This design comes from an exercise in tuning for small area, a short achievable clock period and few clock cycles on the open sky130 flow, not from production work. At most, simulation tests tie the RTL to the original design; equivalence was not proved. Some runs may be left out. An edit can pass the tests and still lose a function that they never use. The RTL of runs 3 and 4 was laid out without a check of its function.

## flow/config.mk

```make
export PLATFORM = sky130hd
export DESIGN_NAME = LASER
export DESIGN_NICKNAME = LASER
export VERILOG_FILES = /design/flow/design.v
export SDC_FILE = /design/flow/constraint.sdc
export NUM_CORES = 4
export LEC_CHECK = 0
export CAP_MARGIN = 20
export CORE_MARGIN = 2
export CORE_UTILIZATION = 40
export PLACE_DENSITY = 0.6
export SLEW_MARGIN = 20
```

## flow/constraint.sdc

```tcl
create_clock -name core_clock -period 11.0 [get_ports {CLK}]
set_input_delay 2.2000 -clock core_clock [delete_from_list [all_inputs] [get_ports {CLK}]]
set_output_delay 2.2000 -clock core_clock [all_outputs]
set_load 0.01 [all_outputs]
```

## flow/design.v

```verilog
module LASER (
input CLK,
input RST,
input [3:0] X,
input [3:0] Y,
output reg [3:0] C1X,
output reg [3:0] C1Y,
output reg [3:0] C2X,
output reg [3:0] C2Y,
output reg DONE);
parameter 
idle = 3'd0,
read = 3'd1,
move = 3'd2,
check = 3'd4,
finish = 3'd5;
parameter r2 = 10'sd16;
wire signed [9:0] dx1, dy1, dx2, dy2;
wire signed [9:0] len1, len2;
wire in1, in2;
wire [5:0] total;
reg [3:0] targetX [39:0];
reg [3:0] targetY [39:0];
reg [5:0] count;
reg [5:0] covered;
reg [5:0] max_covered;
reg [5:0] best;
reg doingC1;
reg [3:0] xMax, yMax;
reg [2:0] state;
reg [2:0] nextState;
wire [3:0] curX, curY;
assign dx1 = $signed({6'd0, C1X}) - $signed({6'd0, targetX[count]});
assign dy1 = $signed({6'd0, C1Y}) - $signed({6'd0, targetY[count]});
assign dx2 = $signed({6'd0, C2X}) - $signed({6'd0, targetX[count]});
assign dy2 = $signed({6'd0, C2Y}) - $signed({6'd0, targetY[count]});
assign len1 = dx1 * dx1 + dy1 * dy1;
assign len2 = dx2 * dx2 + dy2 * dy2;
assign in1 = (len1 <= r2) ? 1'b1 : 1'b0;
assign in2 = (len2 <= r2) ? 1'b1 : 1'b0;
assign total = covered + {5'd0, (in1 | in2)};
assign curX = doingC1 ? C1X : C2X;
assign curY = doingC1 ? C1Y : C2Y;
always @(*) begin
    case (state)
          idle  : nextState = read;
          read  : nextState = (count == 6'd39) ? check : read;
          check : nextState = (count == 6'd39) ? move : check;
          move  : begin
            if (curX == 4'd15 && curY == 4'd15 && !(max_covered > best))
                nextState = finish;
            else
                nextState = check;
          end
          finish  : nextState = idle;
          default : nextState = idle;
        endcase
end
always @(posedge CLK or posedge RST) begin
    if (RST) begin
        C1X <= 4'd0;
        C1Y <= 4'd0;
        C2X <= 4'd0;
        C2Y <= 4'd0;
        DONE <= 1'b0;
        covered <= 6'd0;
        count <= 6'd0;
        state <= idle;
        max_covered <= 6'd0;
        best <= 6'd0;
        xMax <= 4'd0;
        yMax <= 4'd0;
        doingC1 <= 1'b1;
    end
    else begin
        state <= nextState;
        case (state)
          idle  : begin 
            C1X <= 4'd0;
            C1Y <= 4'd0;
            C2X <= 4'd0;
            C2Y <= 4'd0;
            DONE <= 1'b0;
            covered <= 6'd0;
            count <= 6'd0;
            max_covered <= 6'd0;
            best <= 6'd0;
            xMax <= 4'd0;
            yMax <= 4'd0;
            doingC1 <= 1'b1;
          end
          read  : begin 
            targetX[count] <= X;
            targetY[count] <= Y;
            if (count == 6'd39) begin
                count <= 6'd0;
            end
            else begin
                count <= count + 6'd1;
            end
          end
          check : begin
            if (count == 6'd39) begin
                count <= 6'd0;
                covered <= 6'd0;
                if (total >= max_covered) begin
                    max_covered <= total;
                    xMax <= curX;
                    yMax <= curY;
                end
            end
            else begin
                count <= count + 6'd1;
                covered <= total;
            end
          end
          move  : begin 
            if (curX == 4'd15 && curY == 4'd15) begin
                if (doingC1) begin
                    C1X <= xMax;
                    C1Y <= yMax;
                end
                else begin
                    C2X <= xMax;
                    C2Y <= yMax;
                end
                if (max_covered > best) begin
                    best <= max_covered;
                    max_covered <= 6'd0;
                    doingC1 <= ~doingC1;
                    if (doingC1) begin
                        C2X <= 4'd0;
                        C2Y <= 4'd0;
                    end
                    else begin
                        C1X <= 4'd0;
                        C1Y <= 4'd0;
                    end
                end
            end
            else if (doingC1) begin
                if (C1Y == 4'd15) begin
                    C1X <= C1X + 4'd1;
                    C1Y <= 4'd0;
                end
                else begin
                    C1Y <= C1Y + 4'd1;
                end
            end
            else begin
                if (C2Y == 4'd15) begin
                    C2X <= C2X + 4'd1;
                    C2Y <= 4'd0;
                end
                else begin
                    C2Y <= C2Y + 4'd1;
                end
            end
          end
          finish  : begin 
            DONE <= 1'b1;
          end 
          default : begin
          end
        endcase
    end
end
endmodule
```

## flow/run.sh

```bash
#!/bin/bash
# synth_recipe.tcl (not shown) runs the flow's synth.tcl, then flattens the netlist and writes it again
# the make line also repeats each setting of config.mk as NAME=value (left out here)
make -C /OpenROAD-flow-scripts/flow DESIGN_CONFIG=/design/flow/config.mk WORK_HOME=/design/flow/orfs CLKGATE_MAP_FILE= SYNTH_SCRIPT=/design/flow/synth_recipe.tcl finish
```

==> results.json, run 1 <==
{
  "max-cap-violations": 0,
  "crit_family": "adder cells",
  "htreeDepth": 2,
  "nMultiInputCombCells": 979,
  "start_util_pct": 40.4,
  "required_ns": 11.43,
  "biggestRegsByFlops": "targetX: 160 flops, targetY: 160 flops",
  "buffers_excl_clock": 140,
  "synth_area_per_cell_sq_um": 12.7,
  "viasPerCell": 5.83,
  "grt_max_degree": 41,
  "worstSetupEndpoint": "xMax[0]",
  "cts_setup_buffers": 0,
  "wl_met2_um": 27700,
  "hold_start": "yMax[2]",
  "cts_buffer_depth": 3,
  "largest_class": "flip-flops and latches",
  "drt_first_iter_violations": 1584,
  "flops_and_latches": 373,
  "drive_gt1_share_pct": 14.7,
  "finalCritPeriodShare_pct": 96.1,
  "hold_viol": 0,
  "ioPinCount": 27,
  "yosys.area.top_type_share_pct": 48.7,
  "fin_cells": 2370,
  "synthCells": 1556,
  "period_needed_ns": 10.57,
  "firstDrtPassIters": 5,
  "met2_usage_pct": 38.9,
  "synth_enable_flop_cells": 320,
  "final_cell_mix": "edfxtp_1, inv_1, buf_4",
  "post-route-cell-area_sq_um": 22900,
  "area_growth_pct": 16.3,
  "cts.repair.resized": 1,
  "clock-sinks": 373,
  "top_layer": "met4",
  "worst_setup_path_start_kind": "flip-flop",
  "wl_met3_um": 4890,
  "seq_share_pct": 47.7,
  "regArea_sq_um": 10900,
  "io_buffers": 26,
  "grt_pass1_vias": 13700,
  "synth_seq_cells": 373,
  "critical_path.slowest_cell": "fa_1",
  "synthTopCellsByArea": "edfxtp_1, fa_1, dfrtp_1",
  "synth-adder-area-share_pct": 13.4,
  "whs_endpoint": "yMax[2]",
  "bufAreaShareNonClock_pct": 4.97,
  "path_depth": 41,
  "final_common_cell": "edfxtp_1",
  "grt-ovfl-total": 0,
  "timing.fmax_ghz": 0.0946,
  "cpMostUsedCell": "fa_1",
  "r2r_end": "xMax[0]",
  "muxShareOfSynthArea_pct": 0.932,
  "die_x_um": 226,
  "met1_length_um": 24100,
  "rr_worst_depth": 41,
  "vias": 13800,
  "r2r-start": "count[0]",
  "syn-cell-area_sq_um": 19700,
  "gp_congestion": 0.978,
  "maxSlewViolCount": 0,
  "synth-simple-area-share_pct": 10.9,
  "seq_area_frac_synth_pct": 55.4,
  "async_reset_ff_share_pct": 14.2,
  "grt-busiest-layer": "met2",
  "holdWs_ns": 0.500,
  "hold_class": "reg -> reg",
  "n_clock_buffer": 50,
  "synth.top_cells.by_count": "edfxtp_1, inv_1, a22oi_1, nor2_1, ha_1",
  "clkSlewWorstSetupHoldPaths_ns": 0.06,
  "max_slew.worst_pin.slew_ns": 1.21,
  "cpPeakStageDelay_ns": 0.57,
  "worst_slack_ns": 0.431,
  "cp-startpoint": "count[0]",
  "die_area_sq_um": 51100,
  "slew_headroom_pct": 18.7,
  "yosysUniqueCellTypes": 92,
  "cts_tree": "built",
  "numCtsBuffers": 40,
  "cts_hold_buffers": 0,
  "post-place-ws_ns": 0.0144,
  "synth_ff_type": "edfxtp_1",
  "nets": 1847,
  "status": "timing/DRC/antenna clean",
  "postRouteAntennaNets": 0
}
Testbench counts for the RTL of run 1, summed over its fixed seeds: cycles 4,340,224.
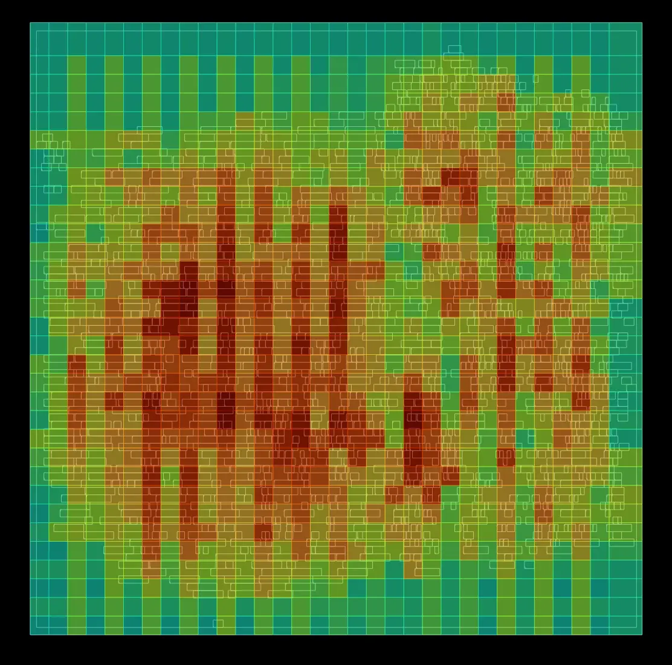
**Above:** run 1 (track usage over the die).
met1 Use GR: 31.8%
drt wl/cell: 24.9 um

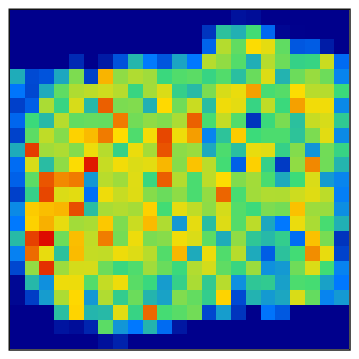
**Above:** run 1 (cell area per tile).
Scale: 1.5 px per um. 23 x 23 tiles, from dark blue (low) to red (high), 0 to 100% covered.
- fullest tile: 99%
- tiles over 75% full: 9.5%
- nearly empty tiles: 20%
- emptiest ninth of the die: top left
fin util: 47.0%
core area: 48800 sq um

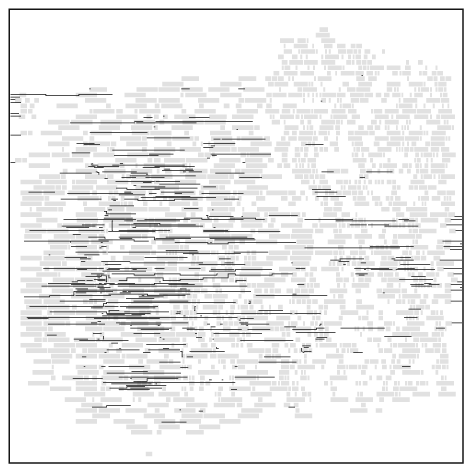
**Above:** run 1 (the metal 3 layer).
Scale: 2 px per um. Cells faint in the background.
- nets with wire on the layer: 229
- main direction: horizontal
- share of all routed wire: 8.3%

**Run 1: sequential cells grouped by signal name**

Scale: 1.5 px per um.
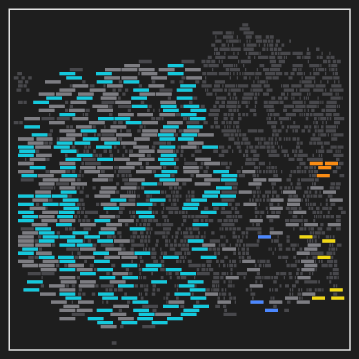

## Run 2: files that changed since run 1, shown whole
==> flow/design.v <==
module LASER (
input CLK,
input RST,
input [3:0] X,
input [3:0] Y,
output reg [3:0] C1X,
output reg [3:0] C1Y,
output reg [3:0] C2X,
output reg [3:0] C2Y,
output reg DONE);
localparam S_IDLE = 3'd0,
           S_LOAD = 3'd1,
           S_GAP  = 3'd2,
           S_SCAN = 3'd3,
           S_LAST = 3'd4,
           S_FIN  = 3'd5;
reg [2:0] state;
reg [5:0] lcnt;
reg [3:0] xs;
reg first;
reg doingC1;
reg [5:0] best;      
reg [5:0] runmax;    
reg [5:0] nF;        
reg [3:0] bx, by;
reg [3:0] tx [0:39];
reg [3:0] ty [0:39];
reg [39:0] inF;      
reg [5:0] cnt [0:15];
reg cv;
reg [3:0] cx_d;
wire gap = (state == S_GAP);
wire [3:0] xin = gap ? bx : xs;
wire [39:0] inF_new;
wire [5:0] cnt_next [0:15];
wire [5:0] nF_next;
function [5:0] pop40;
    input [39:0] v;
    reg t1, t2, t3, t4, t5, t6, t7, t8, t9, t10, t11, t12, t13, t14, t15, t16, t17, t18, t19, t20, t21, t22, t23, t24, t25, t26, t27, t28, t29, t30, t31, t32, t33, t34, t35, t36, t37, t38, t39, t40, t41, t42, t43, t44, t45, t46, t47, t48, t49, t50, t51, t52, t53, t54, t55, t56, t57, t58, t59, t60, t61, t62, t63, t64, t65, t66, t67, t68, t69, t70, t71, t72, t73, t74, t75, t76;
    begin
        t1 = v[0] ^ v[1] ^ v[2];
        t2 = (v[0] & v[1]) | (v[0] & v[2]) | (v[1] & v[2]);
        t3 = v[3] ^ v[4] ^ v[5];
        t4 = (v[3] & v[4]) | (v[3] & v[5]) | (v[4] & v[5]);
        t5 = v[6] ^ v[7] ^ v[8];
        t6 = (v[6] & v[7]) | (v[6] & v[8]) | (v[7] & v[8]);
        t7 = v[9] ^ v[10] ^ v[11];
        t8 = (v[9] & v[10]) | (v[9] & v[11]) | (v[10] & v[11]);
        t9 = v[12] ^ v[13] ^ v[14];
        t10 = (v[12] & v[13]) | (v[12] & v[14]) | (v[13] & v[14]);
        t11 = v[15] ^ v[16] ^ v[17];
        t12 = (v[15] & v[16]) | (v[15] & v[17]) | (v[16] & v[17]);
        t13 = v[18] ^ v[19] ^ v[20];
        t14 = (v[18] & v[19]) | (v[18] & v[20]) | (v[19] & v[20]);
        t15 = v[21] ^ v[22] ^ v[23];
        t16 = (v[21] & v[22]) | (v[21] & v[23]) | (v[22] & v[23]);
        t17 = v[24] ^ v[25] ^ v[26];
        t18 = (v[24] & v[25]) | (v[24] & v[26]) | (v[25] & v[26]);
        t19 = v[27] ^ v[28] ^ v[29];
        t20 = (v[27] & v[28]) | (v[27] & v[29]) | (v[28] & v[29]);
        t21 = v[30] ^ v[31] ^ v[32];
        t22 = (v[30] & v[31]) | (v[30] & v[32]) | (v[31] & v[32]);
        t23 = v[33] ^ v[34] ^ v[35];
        t24 = (v[33] & v[34]) | (v[33] & v[35]) | (v[34] & v[35]);
        t25 = v[36] ^ v[37] ^ v[38];
        t26 = (v[36] & v[37]) | (v[36] & v[38]) | (v[37] & v[38]);
        t27 = v[39] ^ t1 ^ t3;
        t28 = (v[39] & t1) | (v[39] & t3) | (t1 & t3);
        t29 = t5 ^ t7 ^ t9;
        t30 = (t5 & t7) | (t5 & t9) | (t7 & t9);
        t31 = t11 ^ t13 ^ t15;
        t32 = (t11 & t13) | (t11 & t15) | (t13 & t15);
        t33 = t17 ^ t19 ^ t21;
        t34 = (t17 & t19) | (t17 & t21) | (t19 & t21);
        t35 = t23 ^ t25 ^ t27;
        t36 = (t23 & t25) | (t23 & t27) | (t25 & t27);
        t37 = t29 ^ t31 ^ t33;
        t38 = (t29 & t31) | (t29 & t33) | (t31 & t33);
        t39 = t35 ^ t37;
        t40 = t35 & t37;
        t41 = t2 ^ t4 ^ t6;
        t42 = (t2 & t4) | (t2 & t6) | (t4 & t6);
        t43 = t8 ^ t10 ^ t12;
        t44 = (t8 & t10) | (t8 & t12) | (t10 & t12);
        t45 = t14 ^ t16 ^ t18;
        t46 = (t14 & t16) | (t14 & t18) | (t16 & t18);
        t47 = t20 ^ t22 ^ t24;
        t48 = (t20 & t22) | (t20 & t24) | (t22 & t24);
        t49 = t26 ^ t28 ^ t30;
        t50 = (t26 & t28) | (t26 & t30) | (t28 & t30);
        t51 = t32 ^ t34 ^ t41;
        t52 = (t32 & t34) | (t32 & t41) | (t34 & t41);
        t53 = t43 ^ t45 ^ t47;
        t54 = (t43 & t45) | (t43 & t47) | (t45 & t47);
        t55 = t36 ^ t38 ^ t49;
        t56 = (t36 & t38) | (t36 & t49) | (t38 & t49);
        t57 = t51 ^ t53 ^ t40;
        t58 = (t51 & t53) | (t51 & t40) | (t53 & t40);
        t59 = t55 ^ t57;
        t60 = t55 & t57;
        t61 = t42 ^ t44 ^ t46;
        t62 = (t42 & t44) | (t42 & t46) | (t44 & t46);
        t63 = t48 ^ t50 ^ t52;
        t64 = (t48 & t50) | (t48 & t52) | (t50 & t52);
        t65 = t54 ^ t61 ^ t56;
        t66 = (t54 & t61) | (t54 & t56) | (t61 & t56);
        t67 = t63 ^ t58 ^ t65;
        t68 = (t63 & t58) | (t63 & t65) | (t58 & t65);
        t69 = t60 ^ t67;
        t70 = t60 & t67;
        t71 = t62 ^ t64 ^ t66;
        t72 = (t62 & t64) | (t62 & t66) | (t64 & t66);
        t73 = t68 ^ t71 ^ t70;
        t74 = (t68 & t71) | (t68 & t70) | (t71 & t70);
        t75 = t72 ^ t74;
        t76 = t72 & t74;
    pop40 = {t76, t75, t73, t69, t59, t39};
    end
endfunction
function [15:0] tle5;
    input [4:0] v;
    reg [1:0] t1; reg [3:0] t2; reg [7:0] t3; reg [3:0] w; integer i;
    begin
        w = v[3:0] | {4{v[4]}};
        t1[0] = 1'b1; t1[1] = w[0];
        for (i = 0; i < 2; i = i + 1) begin t2[i] = w[1] | t1[i]; t2[i+2] = w[1] & t1[i]; end
        for (i = 0; i < 4; i = i + 1) begin t3[i] = w[2] | t2[i]; t3[i+4] = w[2] & t2[i]; end
        for (i = 0; i < 8; i = i + 1) begin tle5[i] = w[3] | t3[i]; tle5[i+8] = w[3] & t3[i]; end
    end
endfunction
function [15:0] tge5;
    input [4:0] v;
    reg [1:0] t1; reg [3:0] t2; reg [7:0] t3; reg [3:0] nw; integer i;
    begin
        nw = ~v[3:0] | {4{v[4]}};
        t1[0] = nw[0]; t1[1] = 1'b1;
        for (i = 0; i < 2; i = i + 1) begin t2[i] = nw[1] & t1[i]; t2[i+2] = nw[1] | t1[i]; end
        for (i = 0; i < 4; i = i + 1) begin t3[i] = nw[2] & t2[i]; t3[i+4] = nw[2] | t2[i]; end
        for (i = 0; i < 8; i = i + 1) begin tge5[i] = nw[3] & t3[i]; tge5[i+8] = nw[3] | t3[i]; end
    end
endfunction
function [3:0] chord;
    input [3:0] x;
    input [3:0] tx;
    reg [4:0] d; reg n0, n1, v0, v2, v3, v4;
    begin
        d = {1'b0, x} - {1'b0, tx};
        n0 = (d[4:2] == 3'b000);
        n1 = (d[4:2] == 3'b111);
        v0 = n0 | (d == 5'b00100) | n1;
        v2 = n0 | (n1 & (d[1:0] != 2'b00));
        v3 = (d[4:1] == 4'b0000) | (d == 5'b00010) | (n1 & d[1]);
        v4 = (d == 5'd0);
        chord = {v0, v4, v2 & ~v4, v3 & ~v4};
    end
endfunction
function [15:0] colmask;
    input [3:0] x;
    input [3:0] tx;
    input [3:0] ty;
    input dead;
    reg [3:0] c; reg [4:0] hi, lo;
    begin
        c = chord(x, tx);
        hi = {1'b0, ty} + {2'b0, c[2:0]};
        lo = {1'b0, ty} - {2'b0, c[2:0]};
        colmask = tle5(hi) & tge5(lo) & {16{c[3] & ~dead}};
    end
endfunction
function covers;
    input [3:0] x;
    input [3:0] y;
    input [3:0] tx;
    input [3:0] ty;
    reg [3:0] c; reg [4:0] hi, lo;
    begin
        c = chord(x, tx);
        hi = {1'b0, ty} + {2'b0, c[2:0]};
        lo = {1'b0, ty} - {2'b0, c[2:0]};
        covers = c[3] & ({1'b0, y} <= hi) & ($signed({1'b0, y}) >= $signed(lo));
    end
endfunction
wire [15:0] mk0, mk1, mk2, mk3, mk4, mk5, mk6, mk7, mk8, mk9, mk10, mk11, mk12, mk13, mk14, mk15, mk16, mk17, mk18, mk19, mk20, mk21, mk22, mk23, mk24, mk25, mk26, mk27, mk28, mk29, mk30, mk31, mk32, mk33, mk34, mk35, mk36, mk37, mk38, mk39;
assign mk0 = colmask(xin, tx[0], ty[0], inF[0]);
assign inF_new[0] = covers(xin, by, tx[0], ty[0]);
assign mk1 = colmask(xin, tx[1], ty[1], inF[1]);
assign inF_new[1] = covers(xin, by, tx[1], ty[1]);
assign mk2 = colmask(xin, tx[2], ty[2], inF[2]);
assign inF_new[2] = covers(xin, by, tx[2], ty[2]);
assign mk3 = colmask(xin, tx[3], ty[3], inF[3]);
assign inF_new[3] = covers(xin, by, tx[3], ty[3]);
assign mk4 = colmask(xin, tx[4], ty[4], inF[4]);
assign inF_new[4] = covers(xin, by, tx[4], ty[4]);
assign mk5 = colmask(xin, tx[5], ty[5], inF[5]);
assign inF_new[5] = covers(xin, by, tx[5], ty[5]);
assign mk6 = colmask(xin, tx[6], ty[6], inF[6]);
assign inF_new[6] = covers(xin, by, tx[6], ty[6]);
assign mk7 = colmask(xin, tx[7], ty[7], inF[7]);
assign inF_new[7] = covers(xin, by, tx[7], ty[7]);
assign mk8 = colmask(xin, tx[8], ty[8], inF[8]);
assign inF_new[8] = covers(xin, by, tx[8], ty[8]);
assign mk9 = colmask(xin, tx[9], ty[9], inF[9]);
assign inF_new[9] = covers(xin, by, tx[9], ty[9]);
assign mk10 = colmask(xin, tx[10], ty[10], inF[10]);
assign inF_new[10] = covers(xin, by, tx[10], ty[10]);
assign mk11 = colmask(xin, tx[11], ty[11], inF[11]);
assign inF_new[11] = covers(xin, by, tx[11], ty[11]);
assign mk12 = colmask(xin, tx[12], ty[12], inF[12]);
assign inF_new[12] = covers(xin, by, tx[12], ty[12]);
assign mk13 = colmask(xin, tx[13], ty[13], inF[13]);
assign inF_new[13] = covers(xin, by, tx[13], ty[13]);
assign mk14 = colmask(xin, tx[14], ty[14], inF[14]);
assign inF_new[14] = covers(xin, by, tx[14], ty[14]);
assign mk15 = colmask(xin, tx[15], ty[15], inF[15]);
assign inF_new[15] = covers(xin, by, tx[15], ty[15]);
assign mk16 = colmask(xin, tx[16], ty[16], inF[16]);
assign inF_new[16] = covers(xin, by, tx[16], ty[16]);
assign mk17 = colmask(xin, tx[17], ty[17], inF[17]);
assign inF_new[17] = covers(xin, by, tx[17], ty[17]);
assign mk18 = colmask(xin, tx[18], ty[18], inF[18]);
assign inF_new[18] = covers(xin, by, tx[18], ty[18]);
assign mk19 = colmask(xin, tx[19], ty[19], inF[19]);
assign inF_new[19] = covers(xin, by, tx[19], ty[19]);
assign mk20 = colmask(xin, tx[20], ty[20], inF[20]);
assign inF_new[20] = covers(xin, by, tx[20], ty[20]);
assign mk21 = colmask(xin, tx[21], ty[21], inF[21]);
assign inF_new[21] = covers(xin, by, tx[21], ty[21]);
assign mk22 = colmask(xin, tx[22], ty[22], inF[22]);
assign inF_new[22] = covers(xin, by, tx[22], ty[22]);
assign mk23 = colmask(xin, tx[23], ty[23], inF[23]);
assign inF_new[23] = covers(xin, by, tx[23], ty[23]);
assign mk24 = colmask(xin, tx[24], ty[24], inF[24]);
assign inF_new[24] = covers(xin, by, tx[24], ty[24]);
assign mk25 = colmask(xin, tx[25], ty[25], inF[25]);
assign inF_new[25] = covers(xin, by, tx[25], ty[25]);
assign mk26 = colmask(xin, tx[26], ty[26], inF[26]);
assign inF_new[26] = covers(xin, by, tx[26], ty[26]);
assign mk27 = colmask(xin, tx[27], ty[27], inF[27]);
assign inF_new[27] = covers(xin, by, tx[27], ty[27]);
assign mk28 = colmask(xin, tx[28], ty[28], inF[28]);
assign inF_new[28] = covers(xin, by, tx[28], ty[28]);
assign mk29 = colmask(xin, tx[29], ty[29], inF[29]);
assign inF_new[29] = covers(xin, by, tx[29], ty[29]);
assign mk30 = colmask(xin, tx[30], ty[30], inF[30]);
assign inF_new[30] = covers(xin, by, tx[30], ty[30]);
assign mk31 = colmask(xin, tx[31], ty[31], inF[31]);
assign inF_new[31] = covers(xin, by, tx[31], ty[31]);
assign mk32 = colmask(xin, tx[32], ty[32], inF[32]);
assign inF_new[32] = covers(xin, by, tx[32], ty[32]);
assign mk33 = colmask(xin, tx[33], ty[33], inF[33]);
assign inF_new[33] = covers(xin, by, tx[33], ty[33]);
assign mk34 = colmask(xin, tx[34], ty[34], inF[34]);
assign inF_new[34] = covers(xin, by, tx[34], ty[34]);
assign mk35 = colmask(xin, tx[35], ty[35], inF[35]);
assign inF_new[35] = covers(xin, by, tx[35], ty[35]);
assign mk36 = colmask(xin, tx[36], ty[36], inF[36]);
assign inF_new[36] = covers(xin, by, tx[36], ty[36]);
assign mk37 = colmask(xin, tx[37], ty[37], inF[37]);
assign inF_new[37] = covers(xin, by, tx[37], ty[37]);
assign mk38 = colmask(xin, tx[38], ty[38], inF[38]);
assign inF_new[38] = covers(xin, by, tx[38], ty[38]);
assign mk39 = colmask(xin, tx[39], ty[39], inF[39]);
assign inF_new[39] = covers(xin, by, tx[39], ty[39]);
assign cnt_next[0] = pop40({mk39[0], mk38[0], mk37[0], mk36[0], mk35[0], mk34[0], mk33[0], mk32[0], mk31[0], mk30[0], mk29[0], mk28[0], mk27[0], mk26[0], mk25[0], mk24[0], mk23[0], mk22[0], mk21[0], mk20[0], mk19[0], mk18[0], mk17[0], mk16[0], mk15[0], mk14[0], mk13[0], mk12[0], mk11[0], mk10[0], mk9[0], mk8[0], mk7[0], mk6[0], mk5[0], mk4[0], mk3[0], mk2[0], mk1[0], mk0[0]});
assign cnt_next[1] = pop40({mk39[1], mk38[1], mk37[1], mk36[1], mk35[1], mk34[1], mk33[1], mk32[1], mk31[1], mk30[1], mk29[1], mk28[1], mk27[1], mk26[1], mk25[1], mk24[1], mk23[1], mk22[1], mk21[1], mk20[1], mk19[1], mk18[1], mk17[1], mk16[1], mk15[1], mk14[1], mk13[1], mk12[1], mk11[1], mk10[1], mk9[1], mk8[1], mk7[1], mk6[1], mk5[1], mk4[1], mk3[1], mk2[1], mk1[1], mk0[1]});
assign cnt_next[2] = pop40({mk39[2], mk38[2], mk37[2], mk36[2], mk35[2], mk34[2], mk33[2], mk32[2], mk31[2], mk30[2], mk29[2], mk28[2], mk27[2], mk26[2], mk25[2], mk24[2], mk23[2], mk22[2], mk21[2], mk20[2], mk19[2], mk18[2], mk17[2], mk16[2], mk15[2], mk14[2], mk13[2], mk12[2], mk11[2], mk10[2], mk9[2], mk8[2], mk7[2], mk6[2], mk5[2], mk4[2], mk3[2], mk2[2], mk1[2], mk0[2]});
assign cnt_next[3] = pop40({mk39[3], mk38[3], mk37[3], mk36[3], mk35[3], mk34[3], mk33[3], mk32[3], mk31[3], mk30[3], mk29[3], mk28[3], mk27[3], mk26[3], mk25[3], mk24[3], mk23[3], mk22[3], mk21[3], mk20[3], mk19[3], mk18[3], mk17[3], mk16[3], mk15[3], mk14[3], mk13[3], mk12[3], mk11[3], mk10[3], mk9[3], mk8[3], mk7[3], mk6[3], mk5[3], mk4[3], mk3[3], mk2[3], mk1[3], mk0[3]});
assign cnt_next[4] = pop40({mk39[4], mk38[4], mk37[4], mk36[4], mk35[4], mk34[4], mk33[4], mk32[4], mk31[4], mk30[4], mk29[4], mk28[4], mk27[4], mk26[4], mk25[4], mk24[4], mk23[4], mk22[4], mk21[4], mk20[4], mk19[4], mk18[4], mk17[4], mk16[4], mk15[4], mk14[4], mk13[4], mk12[4], mk11[4], mk10[4], mk9[4], mk8[4], mk7[4], mk6[4], mk5[4], mk4[4], mk3[4], mk2[4], mk1[4], mk0[4]});
assign cnt_next[5] = pop40({mk39[5], mk38[5], mk37[5], mk36[5], mk35[5], mk34[5], mk33[5], mk32[5], mk31[5], mk30[5], mk29[5], mk28[5], mk27[5], mk26[5], mk25[5], mk24[5], mk23[5], mk22[5], mk21[5], mk20[5], mk19[5], mk18[5], mk17[5], mk16[5], mk15[5], mk14[5], mk13[5], mk12[5], mk11[5], mk10[5], mk9[5], mk8[5], mk7[5], mk6[5], mk5[5], mk4[5], mk3[5], mk2[5], mk1[5], mk0[5]});
assign cnt_next[6] = pop40({mk39[6], mk38[6], mk37[6], mk36[6], mk35[6], mk34[6], mk33[6], mk32[6], mk31[6], mk30[6], mk29[6], mk28[6], mk27[6], mk26[6], mk25[6], mk24[6], mk23[6], mk22[6], mk21[6], mk20[6], mk19[6], mk18[6], mk17[6], mk16[6], mk15[6], mk14[6], mk13[6], mk12[6], mk11[6], mk10[6], mk9[6], mk8[6], mk7[6], mk6[6], mk5[6], mk4[6], mk3[6], mk2[6], mk1[6], mk0[6]});
assign cnt_next[7] = pop40({mk39[7], mk38[7], mk37[7], mk36[7], mk35[7], mk34[7], mk33[7], mk32[7], mk31[7], mk30[7], mk29[7], mk28[7], mk27[7], mk26[7], mk25[7], mk24[7], mk23[7], mk22[7], mk21[7], mk20[7], mk19[7], mk18[7], mk17[7], mk16[7], mk15[7], mk14[7], mk13[7], mk12[7], mk11[7], mk10[7], mk9[7], mk8[7], mk7[7], mk6[7], mk5[7], mk4[7], mk3[7], mk2[7], mk1[7], mk0[7]});
assign cnt_next[8] = pop40({mk39[8], mk38[8], mk37[8], mk36[8], mk35[8], mk34[8], mk33[8], mk32[8], mk31[8], mk30[8], mk29[8], mk28[8], mk27[8], mk26[8], mk25[8], mk24[8], mk23[8], mk22[8], mk21[8], mk20[8], mk19[8], mk18[8], mk17[8], mk16[8], mk15[8], mk14[8], mk13[8], mk12[8], mk11[8], mk10[8], mk9[8], mk8[8], mk7[8], mk6[8], mk5[8], mk4[8], mk3[8], mk2[8], mk1[8], mk0[8]});
assign cnt_next[9] = pop40({mk39[9], mk38[9], mk37[9], mk36[9], mk35[9], mk34[9], mk33[9], mk32[9], mk31[9], mk30[9], mk29[9], mk28[9], mk27[9], mk26[9], mk25[9], mk24[9], mk23[9], mk22[9], mk21[9], mk20[9], mk19[9], mk18[9], mk17[9], mk16[9], mk15[9], mk14[9], mk13[9], mk12[9], mk11[9], mk10[9], mk9[9], mk8[9], mk7[9], mk6[9], mk5[9], mk4[9], mk3[9], mk2[9], mk1[9], mk0[9]});
assign cnt_next[10] = pop40({mk39[10], mk38[10], mk37[10], mk36[10], mk35[10], mk34[10], mk33[10], mk32[10], mk31[10], mk30[10], mk29[10], mk28[10], mk27[10], mk26[10], mk25[10], mk24[10], mk23[10], mk22[10], mk21[10], mk20[10], mk19[10], mk18[10], mk17[10], mk16[10], mk15[10], mk14[10], mk13[10], mk12[10], mk11[10], mk10[10], mk9[10], mk8[10], mk7[10], mk6[10], mk5[10], mk4[10], mk3[10], mk2[10], mk1[10], mk0[10]});
assign cnt_next[11] = pop40({mk39[11], mk38[11], mk37[11], mk36[11], mk35[11], mk34[11], mk33[11], mk32[11], mk31[11], mk30[11], mk29[11], mk28[11], mk27[11], mk26[11], mk25[11], mk24[11], mk23[11], mk22[11], mk21[11], mk20[11], mk19[11], mk18[11], mk17[11], mk16[11], mk15[11], mk14[11], mk13[11], mk12[11], mk11[11], mk10[11], mk9[11], mk8[11], mk7[11], mk6[11], mk5[11], mk4[11], mk3[11], mk2[11], mk1[11], mk0[11]});
assign cnt_next[12] = pop40({mk39[12], mk38[12], mk37[12], mk36[12], mk35[12], mk34[12], mk33[12], mk32[12], mk31[12], mk30[12], mk29[12], mk28[12], mk27[12], mk26[12], mk25[12], mk24[12], mk23[12], mk22[12], mk21[12], mk20[12], mk19[12], mk18[12], mk17[12], mk16[12], mk15[12], mk14[12], mk13[12], mk12[12], mk11[12], mk10[12], mk9[12], mk8[12], mk7[12], mk6[12], mk5[12], mk4[12], mk3[12], mk2[12], mk1[12], mk0[12]});
assign cnt_next[13] = pop40({mk39[13], mk38[13], mk37[13], mk36[13], mk35[13], mk34[13], mk33[13], mk32[13], mk31[13], mk30[13], mk29[13], mk28[13], mk27[13], mk26[13], mk25[13], mk24[13], mk23[13], mk22[13], mk21[13], mk20[13], mk19[13], mk18[13], mk17[13], mk16[13], mk15[13], mk14[13], mk13[13], mk12[13], mk11[13], mk10[13], mk9[13], mk8[13], mk7[13], mk6[13], mk5[13], mk4[13], mk3[13], mk2[13], mk1[13], mk0[13]});
assign cnt_next[14] = pop40({mk39[14], mk38[14], mk37[14], mk36[14], mk35[14], mk34[14], mk33[14], mk32[14], mk31[14], mk30[14], mk29[14], mk28[14], mk27[14], mk26[14], mk25[14], mk24[14], mk23[14], mk22[14], mk21[14], mk20[14], mk19[14], mk18[14], mk17[14], mk16[14], mk15[14], mk14[14], mk13[14], mk12[14], mk11[14], mk10[14], mk9[14], mk8[14], mk7[14], mk6[14], mk5[14], mk4[14], mk3[14], mk2[14], mk1[14], mk0[14]});
assign cnt_next[15] = pop40({mk39[15], mk38[15], mk37[15], mk36[15], mk35[15], mk34[15], mk33[15], mk32[15], mk31[15], mk30[15], mk29[15], mk28[15], mk27[15], mk26[15], mk25[15], mk24[15], mk23[15], mk22[15], mk21[15], mk20[15], mk19[15], mk18[15], mk17[15], mk16[15], mk15[15], mk14[15], mk13[15], mk12[15], mk11[15], mk10[15], mk9[15], mk8[15], mk7[15], mk6[15], mk5[15], mk4[15], mk3[15], mk2[15], mk1[15], mk0[15]});
assign nF_next = pop40(inF);
reg [5:0] m1 [0:7]; reg [3:0] i1 [0:7];
reg [5:0] m2 [0:3]; reg [3:0] i2 [0:3];
reg [5:0] m3 [0:1]; reg [3:0] i3 [0:1];
reg [5:0] m4; reg [3:0] i4;
integer j;
always @(*) begin
    for (j = 0; j < 8; j = j + 1) begin
        if (cnt[2*j+1] >= cnt[2*j]) begin m1[j] = cnt[2*j+1]; i1[j] = 2*j+1; end
        else begin m1[j] = cnt[2*j]; i1[j] = 2*j; end
    end
    for (j = 0; j < 4; j = j + 1) begin
        if (m1[2*j+1] >= m1[2*j]) begin m2[j] = m1[2*j+1]; i2[j] = i1[2*j+1]; end
        else begin m2[j] = m1[2*j]; i2[j] = i1[2*j]; end
    end
    for (j = 0; j < 2; j = j + 1) begin
        if (m2[2*j+1] >= m2[2*j]) begin m3[j] = m2[2*j+1]; i3[j] = i2[2*j+1]; end
        else begin m3[j] = m2[2*j]; i3[j] = i2[2*j]; end
    end
    if (m3[1] >= m3[0]) begin m4 = m3[1]; i4 = i3[1]; end
    else begin m4 = m3[0]; i4 = i3[0]; end
end
wire [5:0] total = runmax + nF;
wire improve = first | (total > best);
integer k, y;
always @(posedge CLK) begin
    tx[0] <= (state == S_LOAD) ? X : tx[39];
    ty[0] <= (state == S_LOAD) ? Y : ty[39];
    for (k = 1; k < 40; k = k + 1) begin
        tx[k] <= tx[k-1];
        ty[k] <= ty[k-1];
    end
    if (gap)
        inF <= {inF_new[38:0], inF_new[39]};
    else
        inF <= {inF[38:0], inF[39]};
    for (y = 0; y < 16; y = y + 1)
        cnt[y] <= cnt_next[y];
    cx_d <= xs;
    nF <= nF_next;
end
always @(posedge CLK or posedge RST) begin
    if (RST) begin
        state <= S_IDLE;
        DONE <= 1'b0;
        cv <= 1'b0;
    end
    else begin
        DONE <= 1'b0;
        cv <= 1'b0;
        case (state)
            S_IDLE: begin
                state <= S_LOAD;
            end
            S_LOAD: begin
                if (lcnt == 6'd39)
                    state <= S_GAP;
            end
            S_GAP: begin
                if (improve)
                    state <= S_SCAN;
                else begin
                    state <= S_FIN;
                    DONE <= 1'b1;
                end
            end
            S_SCAN: begin
                cv <= 1'b1;
                if (xs == 4'd15)
                    state <= S_LAST;
            end
            S_LAST: begin
                state <= S_GAP;
            end
            default: begin
                state <= S_LOAD;
            end
        endcase
    end
end
always @(posedge CLK) begin
    case (state)
        S_LOAD: begin
            lcnt <= lcnt + 6'd1;
            first <= 1'b1;
            doingC1 <= 1'b0;
            best <= 6'd0;
            bx <= 4'd0;
            by <= 4'd0;
            C1X <= 4'd0;
            C1Y <= 4'd0;
            C2X <= 4'd0;
            C2Y <= 4'd0;
        end
        S_GAP: begin
            if (doingC1) begin
                C1X <= bx;
                C1Y <= by;
            end
            else begin
                C2X <= bx;
                C2Y <= by;
            end
            if (improve) begin
                best <= first ? 6'd0 : total;
                doingC1 <= ~doingC1;
            end
            first <= 1'b0;
            runmax <= 6'd0;
            xs <= 4'd0;
        end
        S_SCAN: begin
            xs <= xs + 4'd1;
        end
        default: begin
            lcnt <= 6'd0;
        end
    endcase
    if (cv && m4 >= runmax) begin
        runmax <= m4;
        bx <= cx_d;
        by <= i4;
    end
end
endmodule
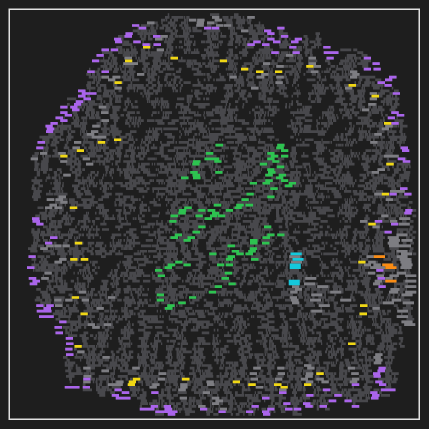
**Above:** run 2 (sequential cells grouped by signal name).
Scale: 1 px per um.
- `tx`: purple (sequential cells 160; where all over the die)
- `inF`: yellow (sequential cells 40; where all over the die)
- `runmax`: cyan (sequential cells 6)
- `bx`: orange (sequential cells 4)
- `cnt`: green (sequential cells 96; where middle)
- not colored: 213

==> results.json, run 2 <==
{
  "start_util_pct": 40.3,
  "hold_class": "reg -> reg",
  "fp.coreArea_sq_um": 163000,
  "n_clock_buffer": 91,
  "bufAreaShareNonClock_pct": 0.969,
  "area_growth_pct": 8.51,
  "synthTopCellsByArea": "fa_1, ha_1, dfxtp_1",
  "timing.fmax_ghz": 0.0966,
  "postRouteAntennaNets": 0,
  "r2r_end": "cnt[6][4]",
  "synth_seq_cells": 519,
  "path_depth": 31,
  "grtUsageMet1_pct": 35.0,
  "biggestRegsByFlops": "tx: 160 flops, ty: 160 flops, cnt: 96 flops",
  "vias": 54500,
  "async_reset_ff_share_pct": 0.963,
  "fin_util_pct": 43.7,
  "drive_gt1_share_pct": 4.07,
  "viasPerCell": 5.49,
  "final_cell_mix": "inv_1, ha_1, fa_1",
  "hold_start": "tx[7][2]",
  "synthCells": 7631,
  "r2r-start": "state[1]",
  "muxShareOfSynthArea_pct": 1.28,
  "post-route-cell-area_sq_um": 71000,
  "crit_family": "adder cells",
  "whs_endpoint": "tx[8][2]",
  "critical_path.slowest_cell": "a2111oi_0",
  "yosys.area.top_type_share_pct": 21.4,
  "maxSlewViolCount": 0,
  "die_area_sq_um": 167000,
  "grt-ovfl-total": 0,
  "top_layer": "met4",
  "io_buffers": 26,
  "grt_max_degree": 47,
  "hold_viol": 0,
  "syn-cell-area_sq_um": 65500,
  "cts_setup_buffers": 0,
  "post-place-ws_ns": 0.709,
  "clock-sinks": 519,
  "cp-startpoint": "state[1]",
  "cts.repair.resized": 0,
  "synth_ff_type": "dfxtp_1",
  "wl_met2_um": 101000,
  "drt_first_iter_violations": 4606,
  "htreeDepth": 3,
  "seq_share_pct": 15.3,
  "largest_class": "multi-input combinational cells",
  "worst_setup_path_start_kind": "flip-flop",
  "ioPinCount": 27,
  "finalCritPeriodShare_pct": 94.2,
  "nets": 9311,
  "synth.top_cells.by_count": "inv_1, ha_1, fa_1, nor2_1, nand2_1",
  "required_ns": 11.59,
  "grt_pass1_vias": 54300,
  "holdWs_ns": 0.327,
  "buffers_excl_clock": 78,
  "cts_buffer_depth": 3,
  "yosysUniqueCellTypes": 95,
  "cpPeakStageDelay_ns": 0.80,
  "wl_per_cell_um": 22.3,
  "nMultiInputCombCells": 5664,
  "rr_worst_depth": 31,
  "cpMostUsedCell": "fa_1",
  "worstSetupEndpoint": "cnt[6][4]",
  "synth_enable_flop_cells": 48,
  "flops_and_latches": 519,
  "synth_area_per_cell_sq_um": 8.58,
  "period_needed_ns": 10.36,
  "firstDrtPassIters": 6,
  "wl_met3_um": 12700,
  "status": "timing/DRC/antenna clean",
  "seq_area_frac_synth_pct": 16.6,
  "max_slew.worst_pin.slew_ns": 1.02,
  "slew_headroom_pct": 30.9,
  "worst_slack_ns": 0.643,
  "met2_usage_pct": 42.9,
  "gp_congestion": 1.02
}
Testbench counts for the RTL of run 2, summed over its fixed seeds: cycles 12,810.
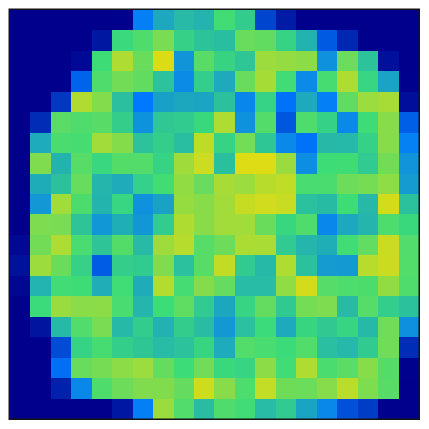
**Above:** run 2 (cell area per tile).
Scale: 1 px per um. 20 x 20 tiles, from dark blue (low) to red (high), 0 to 100% covered.
- nearly empty tiles: 14%
- emptiest ninth of the die: top left
- fullest tile: 71%
- mean over tiles: 41%
- densest ninth of the die: middle

==> run 3: too many edits to list; what changed since run 2 <==
flow/design.v: 404 -> 1850 lines; modules unchanged: 0
  LASER: edited, 404 -> 1850 lines
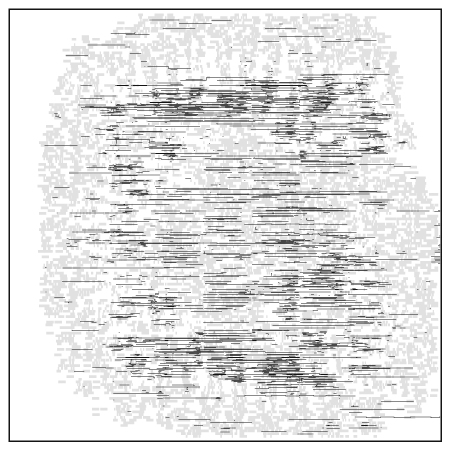
**Above:** run 3 (the metal 3 layer).
Scale: 1 px per um. Cells faint in the background.
DRT Wirelength: 282000 um
met3 Use GR: 5.63%

==> results.json, run 3 <==
{
  "rows": 156,
  "muxShareOfSynthArea_pct": 1.53,
  "yosysUniqueCellTypes": 98,
  "max_slew.worst_pin.slew_ns": 1.21,
  "die_x_um": 430,
  "post-place-ws_ns": 4.62,
  "final_cell_mix": "inv_1, nand2_1, nor2_1",
  "seq_area_frac_synth_pct": 21.5,
  "largest_class": "multi-input combinational cells",
  "gp_congestion": 1.04,
  "synth_enable_flop_cells": 47,
  "synth_ff_type": "dfxtp_1",
  "buffers_excl_clock": 102,
  "numCtsBuffers": 94,
  "grtUsageMet1_pct": 40.5,
  "syn-cell-area_sq_um": 72700,
  "seq_share_pct": 19.7,
  "rr_worst_depth": 26,
  "finalCritPeriodShare_pct": 52.0,
  "io_buffers": 26,
  "critical_path.slowest_cell": "o21ai_1",
  "postRouteAntennaNets": 0,
  "area_growth_pct": 8.73,
  "cp-startpoint": "grp[1][2]",
  "max-cap-violations": 0,
  "htreeDepth": 3,
  "wl_met3_um": 26900,
  "grt_pass1_vias": 62300,
  "status": "timing/DRC/antenna clean",
  "cts_hold_buffers": 0,
  "cpPeakStageDelay_ns": 0.78,
  "met2_usage_pct": 45.7,
  "firstDrtPassIters": 8,
  "yosys.area.top_type_share_pct": 19.3,
  "synth_seq_cells": 755,
  "maxSlewViolCount": 0,
  "fin_util_pct": 43.8,
  "grt_max_degree": 39,
  "met1_length_um": 118000,
  "nMultiInputCombCells": 6465,
  "required_ns": 11.55,
  "flops_and_latches": 755,
  "worst_slack_ns": 5.28,
  "grt-ovfl-total": 0,
  "wl_per_cell_um": 25.5,
  "cts_buffer_depth": 3,
  "r2r-start": "grp[1][2]",
  "async_reset_ff_share_pct": 0.795,
  "timing.fmax_ghz": 0.175,
  "multi_input_area_share_pct": 65.7,
  "hold_start": "xB[3]",
  "path_depth": 26,
  "biggestRegsByFlops": "tx: 160 flops, ty: 160 flops, cls: 120 flops",
  "start_util_pct": 40.2,
  "hold_viol": 0,
  "ioPinCount": 27,
  "regArea_sq_um": 15600,
  "drt_first_iter_violations": 7554,
  "synth_area_per_cell_sq_um": 8.43,
  "vias": 65100,
  "r2r_end": "runmax[4]",
  "grt-busiest-layer": "met2",
  "synth.top_cells.by_count": "inv_1, nand2_1, nor2_1, dfxtp_1, fa_1",
  "n_clock_buffer": 128,
  "post-route-cell-area_sq_um": 79100,
  "period_needed_ns": 5.72,
  "wl_met2_um": 121000,
  "whs_endpoint": "xC[3]",
  "cts.repair.resized": 0,
  "slew_headroom_pct": 19.2,
  "nets": 9986,
  "final_common_cell": "inv_1",
  "synthCells": 8634,
  "bufAreaShareNonClock_pct": 1.05
}
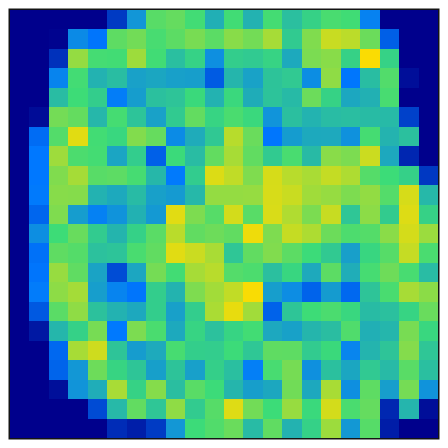
**Above:** run 3 (cell area per tile).
22 x 22 tiles, from dark blue (low) to red (high), 0 to 100% covered.
- densest ninth of the die: middle
- fullest tile: 74%
- mean over tiles: 41%
- nearly empty tiles: 12%
- emptiest ninth of the die: bottom left

==> inputs of run 4 (changes only) <==
--- a/flow/design.v
+++ b/flow/design.v
@@ -102,6 +102,18 @@
         rowhit = |(colmask(c, ty, 1'b0) & yoh);
     end
 endfunction
+function near00;
+    input [3:0] x, y;
+    begin
+        case (x)
+            4'd0: near00 = (y[3:2] == 2'b00) | (y == 4'd4);
+            4'd1, 4'd2: near00 = (y[3:2] == 2'b00);
+            4'd3: near00 = (y[3:2] == 2'b00) & (y[1:0] != 2'b11);
+            4'd4: near00 = (y == 4'd0);
+            default: near00 = 1'b0;
+        endcase
+    end
+endfunction
 wire [15:0] mk0, mk1, mk2, mk3, mk4, mk5, mk6, mk7, mk8, mk9, mk10, mk11, mk12, mk13, mk14, mk15, mk16, mk17, mk18, mk19, mk20, mk21, mk22, mk23, mk24, mk25, mk26, mk27, mk28, mk29, mk30, mk31, mk32, mk33, mk34, mk35, mk36, mk37, mk38, mk39;
 wire [39:0] inF_new;
 wire [15:0] byoh = 16'd1 << by;
@@ -1723,13 +1735,27 @@
 assign pf_75 = pf_72 ^ pf_74;
 assign pf_76 = pf_72 & pf_74;
 assign nF_next = {pf_76, pf_75, pf_73, pf_69, pf_59, pf_39};
+function ge6;
+    input [5:0] a, b;
+    reg g; integer i;
+    begin
+        g = 1'b1;
+        for (i = 0; i < 6; i = i + 1)
+            g = (a[i] & ~b[i]) | (~(a[i] ^ b[i]) & g);
+        ge6 = g;
+    end
+endfunction
 function [7:0] best4;    
     input [5:0] c0, c1, c2, c3;
-    reg [5:0] ma, mb; reg ia, ib;
+    reg w3, w2, w1;
     begin
-        if (c1 >= c0) begin ma = c1; ia = 1'b1; end else begin ma = c0; ia = 1'b0; end
-        if (c3 >= c2) begin mb = c3; ib = 1'b1; end else begin mb = c2; ib = 1'b0; end
-        if (mb >= ma) best4 = {mb, 1'b1, ib}; else best4 = {ma, 1'b0, ia};
+        w3 = ge6(c3, c2) & ge6(c3, c1) & ge6(c3, c0);
+        w2 = ~ge6(c3, c2) & ge6(c2, c1) & ge6(c2, c0);
+        w1 = ~ge6(c3, c1) & ~ge6(c2, c1) & ge6(c1, c0);
+        if (w3) best4 = {c3, 2'd3};
+        else if (w2) best4 = {c2, 2'd2};
+        else if (w1) best4 = {c1, 2'd1};
+        else best4 = {c0, 2'd0};
     end
 endfunction
 reg [7:0] grp [0:3];
@@ -1738,16 +1764,19 @@
     for (g = 0; g < 4; g = g + 1)
         grp[g] <= best4(cnt[4*g], cnt[4*g+1], cnt[4*g+2], cnt[4*g+3]);
 end
-wire [7:0] gA = (grp[1][7:2] >= grp[0][7:2]) ? {grp[1][7:2], 2'd1} : {grp[0][7:2], 2'd0};
-wire [7:0] gB = (grp[3][7:2] >= grp[2][7:2]) ? {grp[3][7:2], 2'd3} : {grp[2][7:2], 2'd2};
-wire [1:0] iA = gA[0] ? grp[1][1:0] : grp[0][1:0];
-wire [1:0] iB = gB[0] ? grp[3][1:0] : grp[2][1:0];
-wire selB = (gB[7:2] >= gA[7:2]);
-wire [5:0] colmax = selB ? gB[7:2] : gA[7:2];
-wire [3:0] colrow = selB ? {gB[1:0], iB} : {gA[1:0], iA};
+wire [5:0] q0 = grp[0][7:2], q1 = grp[1][7:2], q2 = grp[2][7:2], q3 = grp[3][7:2];
+wire e32 = ge6(q3, q2), e31 = ge6(q3, q1), e30 = ge6(q3, q0);
+wire e21 = ge6(q2, q1), e20 = ge6(q2, q0), e10 = ge6(q1, q0);
+wire w3 = e32 & e31 & e30 & ge6(q3, runmax);
+wire w2 = ~e32 & e21 & e20 & ge6(q2, runmax);
+wire w1 = ~e31 & ~e21 & e10 & ge6(q1, runmax);
+wire w0 = ~e30 & ~e20 & ~e10 & ge6(q0, runmax);
+wire colwin = w3 | w2 | w1 | w0;
+wire [5:0] colmax = ({6{w3}} & q3) | ({6{w2}} & q2) | ({6{w1}} & q1) | ({6{w0}} & q0);
+wire [3:0] colrow = ({4{w3}} & {2'd3, grp[3][1:0]}) | ({4{w2}} & {2'd2, grp[2][1:0]}) |
+                    ({4{w1}} & {2'd1, grp[1][1:0]}) | ({4{w0}} & {2'd0, grp[0][1:0]});
 wire [5:0] total = runmax + nF;
-wire improve = (total > best);
-wire [3:0] covF00 = 4'd0;
+wire improve = ~ge6(best, total);
 integer k;
 always @(posedge CLK) begin
     tx[0] <= loading ? X : tx[39];
@@ -1761,7 +1790,7 @@
     if (state == S_GAP2)
         inF <= {inF_new[38:0], inF_new[39]};
     else if (loading)
-        inF <= {inF[38:0], rowhit(chord(4'd0, X), Y, 16'd1)};
+        inF <= {inF[38:0], near00(X, Y)};
     else
         inF <= {inF[38:0], inF[39]};
     nF <= nF_next;
@@ -1841,7 +1870,7 @@
             lcnt <= 6'd0;
         end
     endcase
-    if (vC && colmax >= runmax) begin
+    if (vC && colwin) begin
         runmax <= colmax;
         bx <= xC;
         by <= colrow;
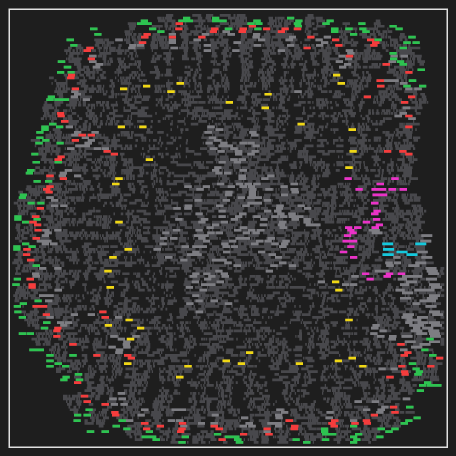
**Above:** run 4 (sequential cells grouped by signal name).
Scale: 1 px per um.
fin util: 43.6%
flip-flop and latch area: 15600 sq um
sequential cell area share: 19.3%

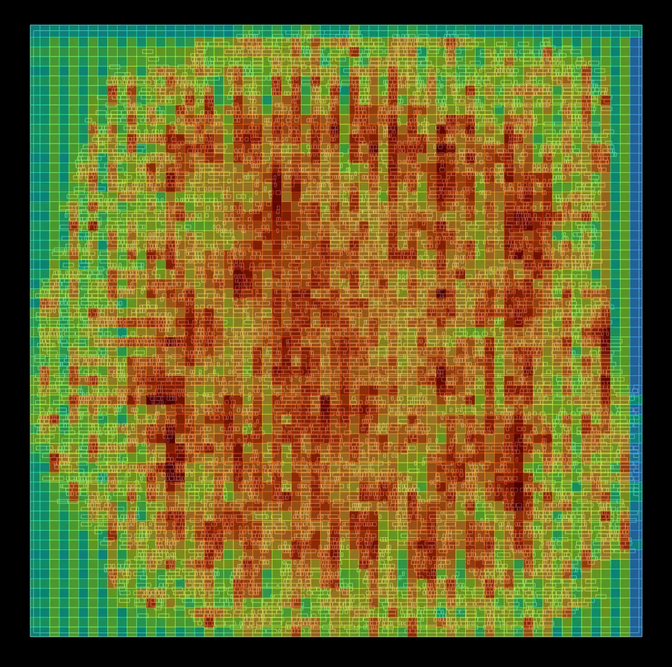
**Above:** run 4 (track usage over the die).
GRT Max-Usage Layer: met2
GR Util All Layers: 31.0%
met1 Use GR: 42.7%
drt wl/cell: 26.6 um
met3 Use GR: 5.45%

==> results.json, run 4 <==
{
  "period_needed_ns": 5.22,
  "async_reset_ff_share_pct": 0.795,
  "finalCritPeriodShare_pct": 47.5,
  "n_clock_buffer": 131,
  "htreeDepth": 3,
  "start_util_pct": 40.3,
  "cts.repair.resized": 0,
  "hold_viol": 0,
  "slew_headroom_pct": 26.3,
  "biggestRegsByFlops": "tx: 160 flops, ty: 160 flops, cls: 120 flops",
  "grt_max_degree": 39,
  "max-cap-violations": 0,
  "path_depth": 15,
  "viasPerCell": 5.95,
  "synth_enable_flop_cells": 47,
  "max_slew.worst_pin.slew_ns": 1.10,
  "crit_family": "adder cells",
  "critical_path.slowest_cell": "a21oi_1",
  "rows": 158,
  "synth.top_cells.by_count": "inv_1, nand2_1, nor2_1, ha_1, dfxtp_1",
  "final_common_cell": "inv_1",
  "buffers_excl_clock": 84,
  "timing.fmax_ghz": 0.192,
  "wl_met2_um": 131000,
  "yosysUniqueCellTypes": 102,
  "cts_buffer_depth": 3,
  "worst_slack_ns": 5.78,
  "clock-sinks": 755,
  "final_cell_mix": "inv_1, nand2_1, nor2_1",
  "firstDrtPassIters": 9,
  "maxSlewViolCount": 0,
  "r2r_end": "ps4_4",
  "met1_length_um": 128000,
  "clkSlewWorstSetupHoldPaths_ns": 0.06,
  "nets": 10200,
  "worst_setup_path_start_kind": "flip-flop",
  "met2_usage_pct": 47.5,
  "die_x_um": 436,
  "synthTopCellsByArea": "dfxtp_1, fa_1, ha_1",
  "holdWs_ns": 0.323,
  "ioPinCount": 27,
  "yosys.area.top_type_share_pct": 18.8,
  "post-route-cell-area_sq_um": 81000,
  "muxShareOfSynthArea_pct": 1.20,
  "syn-cell-area_sq_um": 74800,
  "area_growth_pct": 8.27,
  "flops_and_latches": 755,
  "whs_endpoint": "xC[0]",
  "cp-startpoint": "cls[16][0]",
  "wirelength_um": 302000,
  "multi_input_area_share_pct": 66.6,
  "status": "timing/DRC/antenna clean",
  "cts_setup_buffers": 0,
  "numCtsBuffers": 94,
  "drive_gt1_share_pct": 3.90,
  "largest_class": "multi-input combinational cells",
  "bufAreaShareNonClock_pct": 0.868
}

static timing again, ports no longer ideal:
Ports are ideal in the flow. The routed layouts listed here were re-timed in OpenROAD.
Step 1 assumes that a clkbuf_16 drives the clock port and a buf_2 every other input.
Step 2 also shifts input and output timing later by t, the mid clock arrival at the registers, as if the neighbouring blocks saw the same clock.
Slacks: ideal / step 1 / step 2; pairs: ideal / step 1.
run | shift t [ns] | setup slack, ns | worst setup path after step 2
run 1 | 0.614 | 0.431 / 0.431 / 0.431 | register to register
run 2 | 0.772 | 0.643 / 0.643 / 0.643 | register to register
run 3 | 0.812 | 5.284 / 5.284 / 4.591 | input to register
run 4 | 0.830 | 5.779 / 5.779 / 5.779 | register to register
After both steps every run listed still meets setup and hold. For run 3, which loses most, drivers alone change the setup slack by 0.000 ns; drivers and shift together by -0.693 ns.
